This design comes from an exercise in tuning for small area on the open sky130 flow, not from production work.
Function was checked by simulation only, so behaviour that the tests miss may differ from the original.

==> images/power_grid.png <==
Scale: 1 px per um. Pins as bars on the die edge.
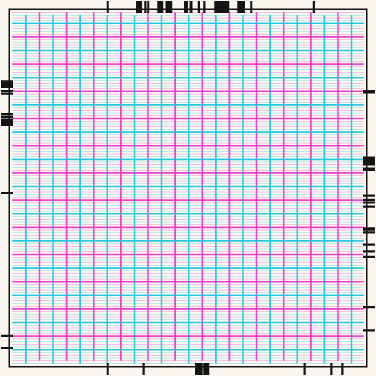
==> images/placement_by_type.png <==
Scale: 2 px per um.
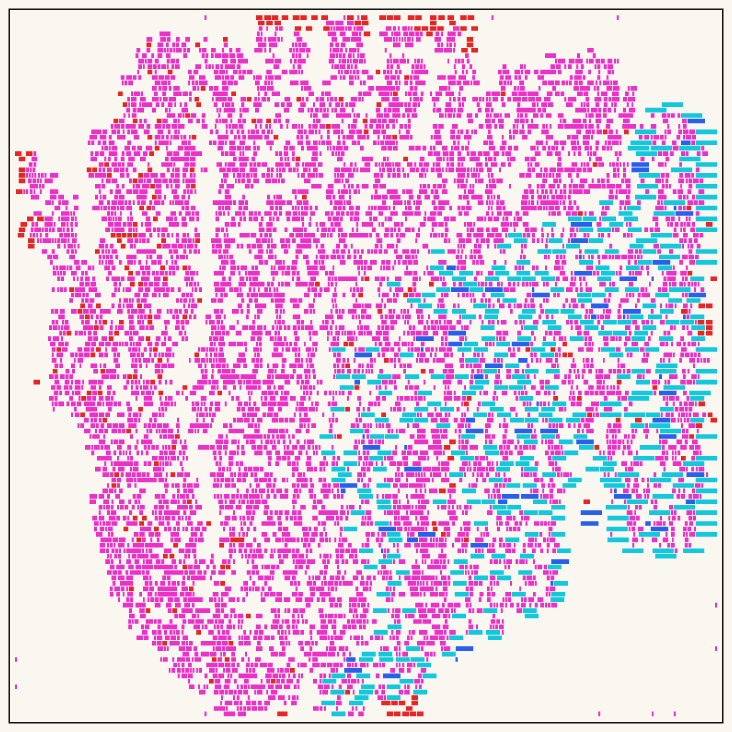
**run.sh**
```bash
#!/bin/bash
# synth_recipe.tcl (not shown) runs the flow's synth.tcl, then flattens the netlist and writes it again
# the make line also repeats each setting of config.mk as NAME=value (left out here)
make -C /OpenROAD-flow-scripts/flow DESIGN_CONFIG=/design/flow/config.mk WORK_HOME=/design/flow/orfs CLKGATE_MAP_FILE= SYNTH_SCRIPT=/design/flow/synth_recipe.tcl finish
```
**config.mk**
```make
export PLATFORM = sky130hd
export DESIGN_NAME = TopLevel
export DESIGN_NICKNAME = TopLevel
export VERILOG_FILES = /design/flow/design.v
export SDC_FILE = /design/flow/constraint.sdc
export NUM_CORES = 4
export LEC_CHECK = 0
export CAP_MARGIN = 20
export CORE_MARGIN = 2
export CORE_UTILIZATION = 40
export SLEW_MARGIN = 20
```
**constraint.sdc**
```tcl
create_clock -name core_clock -period 50.0 [get_ports {clk}]
set_input_delay 10.0000 -clock core_clock [delete_from_list [all_inputs] [get_ports {clk}]]
set_output_delay 10.0000 -clock core_clock [all_outputs]
set_load 0.01 [all_outputs]
```
**design.v**
```verilog
module ButtonSignal(clk_i, rst_i, key_i, signal_o);
  input clk_i;
  input rst_i;
  input [3:0] key_i;
  output reg [2:0] signal_o;
  reg [2:0] state;
  always@(posedge clk_i) begin
    if (rst_i) begin
      signal_o <= 3'b000;
      state <= 3'b000;
    end else
    if (state == 3'b000) begin
      case (key_i)
        4'b1110: begin
          state <= 3'b100;
          signal_o <= 3'b100;
        end
        4'b1101: begin
          state <= 3'b101;
          signal_o <= 3'b101;
        end
        4'b1011: begin
          state <= 3'b110;
          signal_o <= 3'b110;
        end
        4'b0111: begin
          state <= 3'b111;
          signal_o <= 3'b111;
        end
      endcase
    end else begin
      signal_o <= 3'b000;
      if (key_i == 4'b1111) begin
        state <= 3'b000;
      end
    end
  end
endmodule
module Settime(switch, switch_second, clk_i, rst_i, second_o);
	input switch;
	input [15:0] switch_second;
	input clk_i;
	input rst_i;
	output [31:0] second_o;
	reg state;
	reg [31:0] second;
	assign second_o = second;
	always@(posedge clk_i) begin
		if (rst_i) begin
			state <= 1'b0;
			second <= 32'b0;
		end else begin
		if (state == 1'b1) begin
                  second <= switch_second * 100;
		end
		state <= switch;
		end
	end
endmodule
module Timer(clk_i, rst_i, signal_i, second_o);
  input clk_i;
  input rst_i;
  input [2:0] signal_i;
  output [31:0] second_o;
  reg [31:0] counter;
  reg [1:0] state;
  reg [31:0] second;
  assign second_o = second;
  always@(posedge clk_i) begin
    if (rst_i) begin
      state <= 2'b00;
      counter <= 0;
      second <= 0;
    end else
    case (state)
      2'b00: begin
        case (signal_i)
          3'b111: begin
            state <= 2'b01;
          end
        endcase
      end
      2'b01: begin
        if (counter == 32'd1) begin
          counter <= 1;
          second  <= second + 1;
        end else begin
          counter <= counter + 1;
        end
        case (signal_i)
          3'b101: begin
            state <= 2'b00;
            counter <= 0;
            second  <= 0;
          end
          3'b111: begin
            state <= 2'b10;
          end
        endcase
      end
      2'b10: begin
        case (signal_i)
          3'b101: begin
            state <= 2'b00;
            counter <= 0;
            second  <= 0;
          end
          3'b111: begin
            state <= 2'b01;
          end
        endcase
      end
    endcase
  end
  endmodule
module Countdowner(clk_i, rst_i, second_in, signal_i, second_o);
  input clk_i;
  input rst_i;
  input [31:0] second_in;
  input [2:0] signal_i;
  output [31:0] second_o;
  reg [31:0] counter;
  reg [1:0] state;
  reg [31:0] second;
  assign second_o = second;
  always@(posedge clk_i) begin
    if (rst_i) begin
      state <= 2'b00;
      counter <= 0;
      second <= 0;
    end else
    case (state)
      2'b00: begin
        case (signal_i)
          3'b101: begin
            second <= second_in;
          end
          3'b111: begin
            state <= 2'b01;
          end
        endcase
      end
      2'b01: begin
        if (counter == 32'd1) begin
          counter <= 1;
          if (second != 32'b0) begin
            second  <= second - 1;
          end
        end else begin
          counter <= counter + 1;
        end
        case (signal_i)
          3'b101: begin
            state <= 2'b00;
            counter <= 0;
            second  <= second_in;
          end
          3'b111: begin
            state <= 2'b10;
          end
        endcase
      end
      2'b10: begin
        case (signal_i)
          3'b101: begin
            state <= 2'b00;
            counter <= 0;
            second  <= second_in;
          end
          3'b111: begin
            state <= 2'b01;
          end
        endcase
      end
    endcase
  end
  endmodule
module ShowTime(second_i, data_o);
  input      [31:0] second_i;
  output reg [127:0] data_o;
  reg [31:0] t;
  reg [7:0] i;
  always@(*) begin
    t = second_i;
    i = t / 360000;
    t = t % 360000;
    i = i % 100;
    data_o[7:0]  = 8'b00110000 + (i / 10);
    data_o[15:8] = 8'b00110000 + (i % 10);
    data_o[23:16] = 8'b00111010;
    i = t / 6000;
    t = t % 6000;
    data_o[31:24] = 8'b00110000 + (i / 10);
    data_o[39:32] = 8'b00110000 + (i % 10);
    data_o[47:40] = 8'b00111010;
    i = t / 100;
    t = t % 100;
    data_o[55:48] = 8'b00110000 + (i / 10);
    data_o[63:56] = 8'b00110000 + (i % 10);
    data_o[71:64] = 8'b00100010;
	i = t;
    data_o[79:72] = 8'b00110000 + (i / 10);
    data_o[87:80] = 8'b00110000 + (i % 10);
    data_o[127:88] = {5{8'b00100000}};
  end
endmodule
module Bin2dec(a_in , c_out);
  input [31:0] a_in;
  output [31:0] c_out;  
  reg [31:0] decnum;
  reg [31:0] result;
  reg [7:0] temp;
  assign c_out = result;
  always@(*) begin
    result = 32'b0;
    decnum = a_in;
    temp = decnum / 360000; decnum = decnum % 360000;
    result[31:28] = temp / 10; result[27:24] = temp % 10;
    temp = decnum / 6000; decnum = decnum % 6000;
    result[23:20] = temp / 10; result[19:16] = temp % 10;
    temp = decnum / 100; decnum = decnum % 100;
    result[15:12] = temp / 10; result[11:8] = temp % 10;
    result[7:4] = decnum / 10; result[3:0] = decnum % 10;
  end
 endmodule
module Display7seg(a_in, b_in, type_i, s_out);
  input [31:0] a_in;
  input [31:0] b_in;
  input type_i;
  output [63:0] s_out;  
  wire [31:0] c_in;
  wire [31:0] c_out;
  assign c_in = type_i ? b_in : a_in;
  Bin2dec bin2dec(
  	.a_in(c_in),
  	.c_out(c_out)
  );
  Seg7 seg7(
  	.c_in(c_out),
  	.s_out(s_out)
  );
endmodule
module Seg7_integer(a_in , s_out);
  input [3:0] a_in;
  output [7:0] s_out;
  reg [7:0] temp;
  assign s_out = temp;
  always @(*) begin
  	case (a_in)
  	  4'b0000: temp = 8'b00111111;
  	  4'b0001: temp = 8'b00000110;
  	  4'b0010: temp = 8'b01011011;
  	  4'b0011: temp = 8'b01001111;
  	  4'b0100: temp = 8'b01100110;
  	  4'b0101: temp = 8'b01101101;
  	  4'b0110: temp = 8'b01111101;
  	  4'b0111: temp = 8'b00100111;
  	  4'b1000: temp = 8'b01111111;
  	  4'b1001: temp = 8'b01101111;
  	  default: temp = 8'b00000000;
  	endcase
  end
endmodule
module Seg7(c_in , s_out);
  input [31:0] c_in;
  output [63:0] s_out;
  Seg7_integer seg7_1(
  	.a_in(c_in[31:28]),
  	.s_out(s_out[63:56])
  );
  Seg7_integer seg7_2(
  	.a_in(c_in[27:24]),
  	.s_out(s_out[55:48])
  );
  Seg7_integer seg7_3(
  	.a_in(c_in[23:20]),
  	.s_out(s_out[47:40])
  );
  Seg7_integer seg7_4(
  	.a_in(c_in[19:16]),
  	.s_out(s_out[39:32])
  );
  Seg7_integer seg7_5(
  	.a_in(c_in[15:12]),
  	.s_out(s_out[31:24])
  );
  Seg7_integer seg7_6(
    .a_in(c_in[11:8]),
    .s_out(s_out[23:16])
  );
  Seg7_integer seg7_7(
    .a_in(c_in[7:4]),
    .s_out(s_out[15:8])
  );
  Seg7_integer seg7_8(
    .a_in(c_in[3:0]),
    .s_out(s_out[7:0])
  );
endmodule
module LCDDisplay(clk_i, rst_i, func_i, data_i, en_o, func_o, data_o);
  input       clk_i;
  input       rst_i;
  input [2:0] func_i;
  input [127:0] data_i;  
  reg   [7:0] data_c [0:31];
  output reg en_o;
  output [1:0] func_o;
  output [7:0] data_o;
  reg [1:0] func_o_0;
  reg [1:0] func_o_1;
  assign func_o = func_o_0 | func_o_1;
  reg [7:0] data_o_0;
  reg [7:0] data_o_1;
  assign data_o = data_o_0 | data_o_1;
  integer   i;
  reg       state;
  reg [1:0] lcd_clr_state;
  integer   lcd_clr_cyc;
  reg [2:0] lcd_wrt_state;
  integer   lcd_wrt_cyc;
  reg [6:0] ddram_addr;
  integer   cursor_pos;
  always@(posedge clk_i) begin
    if (rst_i) begin
      for (i = 0; i < 31; i = i + 1) begin
        data_c[i] <= 8'b00100000;
      end
      en_o <= 0;
      func_o_0 <= 2'b00;
      func_o_1 <= 2'b00;
      data_o_0 <= 8'b0;
      data_o_1 <= 8'b0;
      lcd_clr_state <= 2'b00;
      lcd_wrt_state <= 3'b000;
      state <= 1'b0;
    end else
    if (state == 1'b0) begin
      case (func_i)
        3'b100: begin
          for (i = 0; i < 31; i = i + 1) begin
            data_c[i] <= 8'b00100000;
          end
          lcd_clr_state <= 2'b01;
          state <= 1'b1;
        end
        3'b110: begin
          for (i = 0; i < 16; i = i + 1) begin
            data_c[i + 16] <= data_c[i];
          end
          data_c[0] <= data_i[7:0];
          data_c[1] <= data_i[15:8];
          data_c[2] <= data_i[23:16];
          data_c[3] <= data_i[31:24];
          data_c[4] <= data_i[39:32];
          data_c[5] <= data_i[47:40];
          data_c[6] <= data_i[55:48];
          data_c[7] <= data_i[63:56];
          data_c[8] <= data_i[71:64];
          data_c[9] <= data_i[79:72];
          data_c[10] <= data_i[87:80];
          data_c[11] <= data_i[95:88];
          data_c[12] <= data_i[103:96];
          data_c[13] <= data_i[111:104];
          data_c[14] <= data_i[119:112];
          data_c[15] <= data_i[127:120];
          cursor_pos <= 0;
          ddram_addr <= 7'b0000000;
          lcd_wrt_state <= 3'b001;
          state <= 1'b1;
        end
      endcase
    end else begin
      case (lcd_clr_state)
        2'b00: begin
        end
        2'b01: begin
          en_o <= 1;
          func_o_0 <= 2'b00;
          data_o_0 <= 8'b00000001;
          lcd_clr_state <= 2'b10;
          lcd_clr_cyc <= 0;
        end
        2'b10: begin
          if (lcd_clr_cyc != 8000) begin
            if (lcd_clr_cyc == 20) begin
              en_o <= 0;
            end
            lcd_clr_cyc <= lcd_clr_cyc + 1;
          end else begin
			data_o_0 <= 8'b0;
			func_o_0 <= 2'b00;
            lcd_clr_state <= 2'b00;
            state <= 1'b0;
          end
        end
      endcase
      case (lcd_wrt_state)
        3'b000: begin
        end
        3'b001: begin
          if (ddram_addr == 7'h50) begin
			data_o_1 <= 8'b0;
			func_o_1 <= 2'b00;
            lcd_wrt_state <= 3'b000;
            state <= 1'b0;
          end else begin
			en_o <= 1;
            func_o_1 <= 2'b00;
            data_o_1 <= {1'b1, ddram_addr};
            if (ddram_addr == 7'h0F) begin
              ddram_addr <= 7'h40;
            end else begin
              ddram_addr <= ddram_addr + 7'b1;
            end
            lcd_wrt_state <= 3'b010;
            lcd_wrt_cyc <= 0;
          end
        end
        3'b010: begin
          if (lcd_wrt_cyc != 250) begin
            if (lcd_wrt_cyc == 20) begin
              en_o <= 0;
            end
            lcd_wrt_cyc <= lcd_wrt_cyc + 1;
          end else begin
            lcd_wrt_state <= 3'b011;
          end
        end
        3'b011: begin
		  en_o <= 1;
          func_o_1 <= 2'b10;
          data_o_1 <= data_c[cursor_pos];
          cursor_pos <= cursor_pos + 1;
          lcd_wrt_state <= 3'b100;
          lcd_wrt_cyc <= 0;
        end
        3'b100: begin
          if (lcd_wrt_cyc != 250) begin
            if (lcd_wrt_cyc == 20) begin
              en_o <= 0;
            end
            lcd_wrt_cyc <= lcd_wrt_cyc + 1;
          end else begin
            lcd_wrt_state <= 3'b001;
          end
        end
      endcase
    end
  end
endmodule
module TopLevel(clk,
  rst,
  key_in,
  switch_in,
  switch_second,
  type_in,
  s_out,
  LCD_ON,
  LCD_BLON,
  LCD_EN,
  LCD_RW,
  LCD_RS,
  LCD_DATA
);
	input [3:0] key_in;
        input clk; 
        input rst;  
        input switch_in;  
        input [15:0] switch_second;  
	input type_in;  
	output [63:0] s_out;
	wire [63:0] seg_o;
	assign s_out = ~seg_o;
        output LCD_ON, LCD_BLON, LCD_EN, LCD_RW, LCD_RS;
        output [7:0]  LCD_DATA;
        assign LCD_ON = 1;
        assign LCD_BLON = 1;
        wire [1:0] lcd_func;
        wire [7:0] lcd_data;
        assign LCD_RS = lcd_func[1];
        assign LCD_RW = lcd_func[0];
        assign LCD_DATA = lcd_data;
	wire [31:0] second;
	wire [31:0] second_tmp;
	wire [31:0] second_countdown;
	wire [2:0] key_press;
        wire slow_clk;
        assign slow_clk = clk;
	Timer timer(slow_clk, rst, key_press, second);
	Settime settime(switch_in, switch_second, clk, rst, second_tmp);
	Countdowner countdowner(slow_clk, rst, second_tmp, key_press, second_countdown);
	Display7seg display7seg(second, second_countdown, type_in, seg_o);
        wire [127:0] show_time;
        ShowTime showTime(second, show_time);
        LCDDisplay lcdDisplay(slow_clk, rst, key_press, show_time, LCD_EN, lcd_func, lcd_data);
        ButtonSignal buttonSignal(slow_clk, rst, key_in, key_press);
endmodule
```
==> reports/qor.yml <==
status: "timing/DRC/antenna clean"
netlist_instances: 6854
worst_pin_slew_ns: 1.31
antenna_found_initial: 5
min_to: "lcdDisplay.data_c[17][0]"
yosysUniqueCellTypes: 175
slowest_stage: "or4b_1"
clk_pin_slew_ns: 0.06
max-cap-violations: 0
ant_nets: 0
skew_ns: 0.0513
holdPathStages: 2
hold_class: "reg2reg"
top_level_ports: 101
grt_pass1_wl_um: 249000
cts_sinks: 375
rows: 129
timing.final.crit_share_pct: 97.2
fin_crit_ns: 48.58
utilization_pct: 44.3
r2r_end: "lcdDisplay.data_c[10][6]"
arrival_ns: 38.58
gr-total-overflow: 0
place_inst: 8426
crit_path_end_kind: "output pin"
grt.total_usage_pct: 22.8
synthFlopType: "dfxtp_1"
finalHoldViolations: 0
syn_to_final_growth_pct: 10.1
yosysSeqAreaShare_pct: 16.7
final_cells: 8519
clockBufferDepth: 3
cts_tree: "yes"
r2r_start: "timer.second[31]"
fmax_ghz: 0.0206
cts_root_buffer: "clkbuf_16"
holdCritStartpoint: "lcdDisplay.data_c[17][0]"
dp_hpwl_um: 116000
startpoint_type: "primary input"
synth-edff-count: 76
async_reset_ff_share_pct: 0
finalSetupViolCount: 0
final_nets: 7028
grt_start_max_net_pins: 86
fp.dieH_um: 356
place.port_buffers: 89
clock_latency_ns: 0.59
postCtsHoldBufs: 0
drive_above_1_share_pct: 10.9
finalWeightedCongestion: 0.922
drtIter0Drc: 4958
ys_ff_latch: 375
placedInstanceArea_um2: 52300
netlist_area_um2: 49600
reg2reg_depth: 97
drt_first_pass_iters: 8
cp.required_ns: 40.00
stdcell_area_um2: 54600
slowest_delay_ns: 0.57
fill_cells: 12497
drcViolationCount: 0
routed_via_density: 6.19
die_w_um: 356
crit_fanout: 41
vias: 52720
wl_per_cell_um: 18.0
holdWs_ns: 0.450
relSlewSlack_pct: 12.0
numCtsBuffers: 40
first_global_vias: 48510
wirelength_um: 154000
avgSynthCellArea_um2: 7.23
start_util_pct: 40.2
drv_slew: 0
htreeDepth: 2
yosysWarnings: 9
fp.dieArea_um2: 127000
rrSetupSlack_ns: 15.76
path_class: "in2out"
Back to the opening pictures, power_grid.png:
VDD: shown in magenta. VSS: shown in cyan.
25 straps on met4. The core has 129 rows. 25 straps on met5.
core area: 123,000 um2

Back to the opening pictures, placement_by_type.png:
sequential cells: shown in cyan, cells 375, share of their area 16%. remaining buffers and delay cells: shown in red, cells 278, share of their area 4.4%. clock drivers and dummy loads: shown in blue, cells 73, share of their area 2.6%. combinational and other logic: shown in magenta, cells 6,153, share of their area 77%.

-- layout make-up --
cell class	count	area [um2]	share of cell area [%]
antenna	3	7.51	0.0138
inverter	257	971	1.78
timing repair buffer	278	2330	4.27
multi-input combinational	5896	39600	72.6
clock buffer	56	1180	2.17
tap	1637	2050	3.75
sequential	375	8270	15.1
clock inverter	17	174	0.319
-- critical path: cells and delay by family --
family,cells,cell delay [ns]
AO/OA/AOI/OAI,57,16.29
AND/OR/NAND/NOR,29,6.69
buffers and inverters,10,2.25
multiplexers,6,1.50
adder cells (fa/ha/maj),3,0.91
XOR/XNOR,4,0.83
-- state kept, by name, indices dropped and copies added, names as in the netlist, 5 cells and up --
name	cells
lcdDisplay.data_o_1	8
timer.counter	32
lcdDisplay.lcd_wrt_cyc	32
countdowner.counter	32
settime.second	21
timer.second	32
countdowner.second	32
lcdDisplay.data_c	122
lcdDisplay.cursor_pos	5
lcdDisplay.ddram_addr	7
lcdDisplay.lcd_clr_cyc	32
-- cell usage after synthesis, drive strengths merged (37+ instances only) --
master     n  share of area [%]
a221oi    47               0.99
dfxtp    299                 12
nand4     96                1.2
a211oi   112                1.9
xor2     139                2.5
mux2      48                1.1
o221ai    37               0.70
ha       145                3.7
buf      140                1.8
nand2b    63               0.81
o211ai   107                1.7
a21o      85                1.3
or3       80                1.0
nor2     752                5.7
o31ai     73                1.2
o21a      58               0.90
a21boi    48               0.76
a31oi     99                1.4
o21ai    435                4.5
a2111oi   38               0.94
xnor2    314                5.9
o22ai     52               0.68
nor4      92                1.3
and2     122                1.5
a311oi    51               0.94
mux2i    134                2.8
and3     108                1.4
inv      255                1.9
edfxtp    76                4.6
a21oi    523                5.5
nand2    674                5.1
clkbuf   198                1.6
nand3    310                3.2
or2       64               0.81
nor3     213                2.3
a22oi     71                1.1
-- routing by layer --
metal	share of wire, %	vias up	track usage [%]
met5	0	-	0
met4	2.0	0	5.44
met1	46	25046	31.2
li1	-	25784	-
met3	5.2	225	1.85
met2	47	1665	38.7
-- placed cells by master, fill, tap and decap left out, types with 61 or more instances in the layout --
cell,n
inv_1,237
and3_1,106
nor2_1,743
nor4_1,79
nor3_1,193
a21oi_1,493
nand2b_1,62
nand4_1,93
ha_1,144
buf_4,188
nand2_1,668
a31oi_1,83
a22oi_1,69
xor2_1,134
a21o_1,81
nand3_1,305
or3_1,77
mux2i_1,124
o211ai_1,102
o31ai_1,61
edfxtp_1,76
o21ai_1,87
o21ai_0,335
xnor2_1,281
dfxtp_1,298
a211oi_1,92
and2_1,116
clkdlybuf4s50_1,87
-- cells by family (layout without fill, tap and decap cells) --
kind of cell    Yosys count  after routing  share of synthesized area [%]
compound gates         2297           2298                           33.7
xor+xnor                453            453                           8.36
fa+ha+maj               185            185                           4.70
buf+inv                 595            608                           5.26
flops                   375            375                           16.7
mux                     182            182                           3.87
other cells               2             16                         0.0151
simple gates           2765           2765                           27.5
-- stage by stage --
step	TNS, ns	setup WS [ns]
floorplan	0	4.28
global placement	0	0.0624
detailed placement	-0.693	-0.411
CTS	0	0.0762
global route	-0.419	-0.338
finish	0	1.42
-- how the worst max path moves through the flow --
| stage | startpoint | endpoint | slack, ns | cells after the start |
|---|---|---|---|---|
| after floorplan | type_in | s_out[4] | 4.28 | 110 |
| after global placement | type_in | s_out[4] | 0.06 | 104 |
| after detailed placement | type_in | s_out[4] | -0.41 | 104 |
| after CTS | type_in | s_out[4] | 0.08 | 107 |
| after global routing | type_in | s_out[4] | -0.34 | 110 |
| final | type_in | s_out[4] | 1.42 | 109 |
-- repair_timing --
item / CTS / global route
buffers inserted: 2 / 14
pin swaps: 0 / 12
setup endpoints to repair: 7 / 28
gates cloned: 0 / 1
gates resized for setup: 8 / 133

-- what the ideal ports hide --
No port has a modelled driver above. Below, the same layout with a new extraction and two added sets of constraints.
Step 1: set_driving_cell puts a clkbuf_16 on clk and a buf_2 on each other input, an assumption about the parent block.
Step 2 also shifts input and output timing later by t, the mid clock arrival at the registers, as if the neighbouring blocks saw the same clock.
a / b / c = no drivers / after step 1 / after step 2; a / b = the first two.
t, ns: 0.624
setup WS [ns]: 1.415 / 1.366 / 1.366
worst data-port slew with drivers (ns): 0.14
After both steps this run still meets setup and hold. For this run, drivers alone change the setup slack by -0.049 ns; drivers and shift together by -0.049 ns.
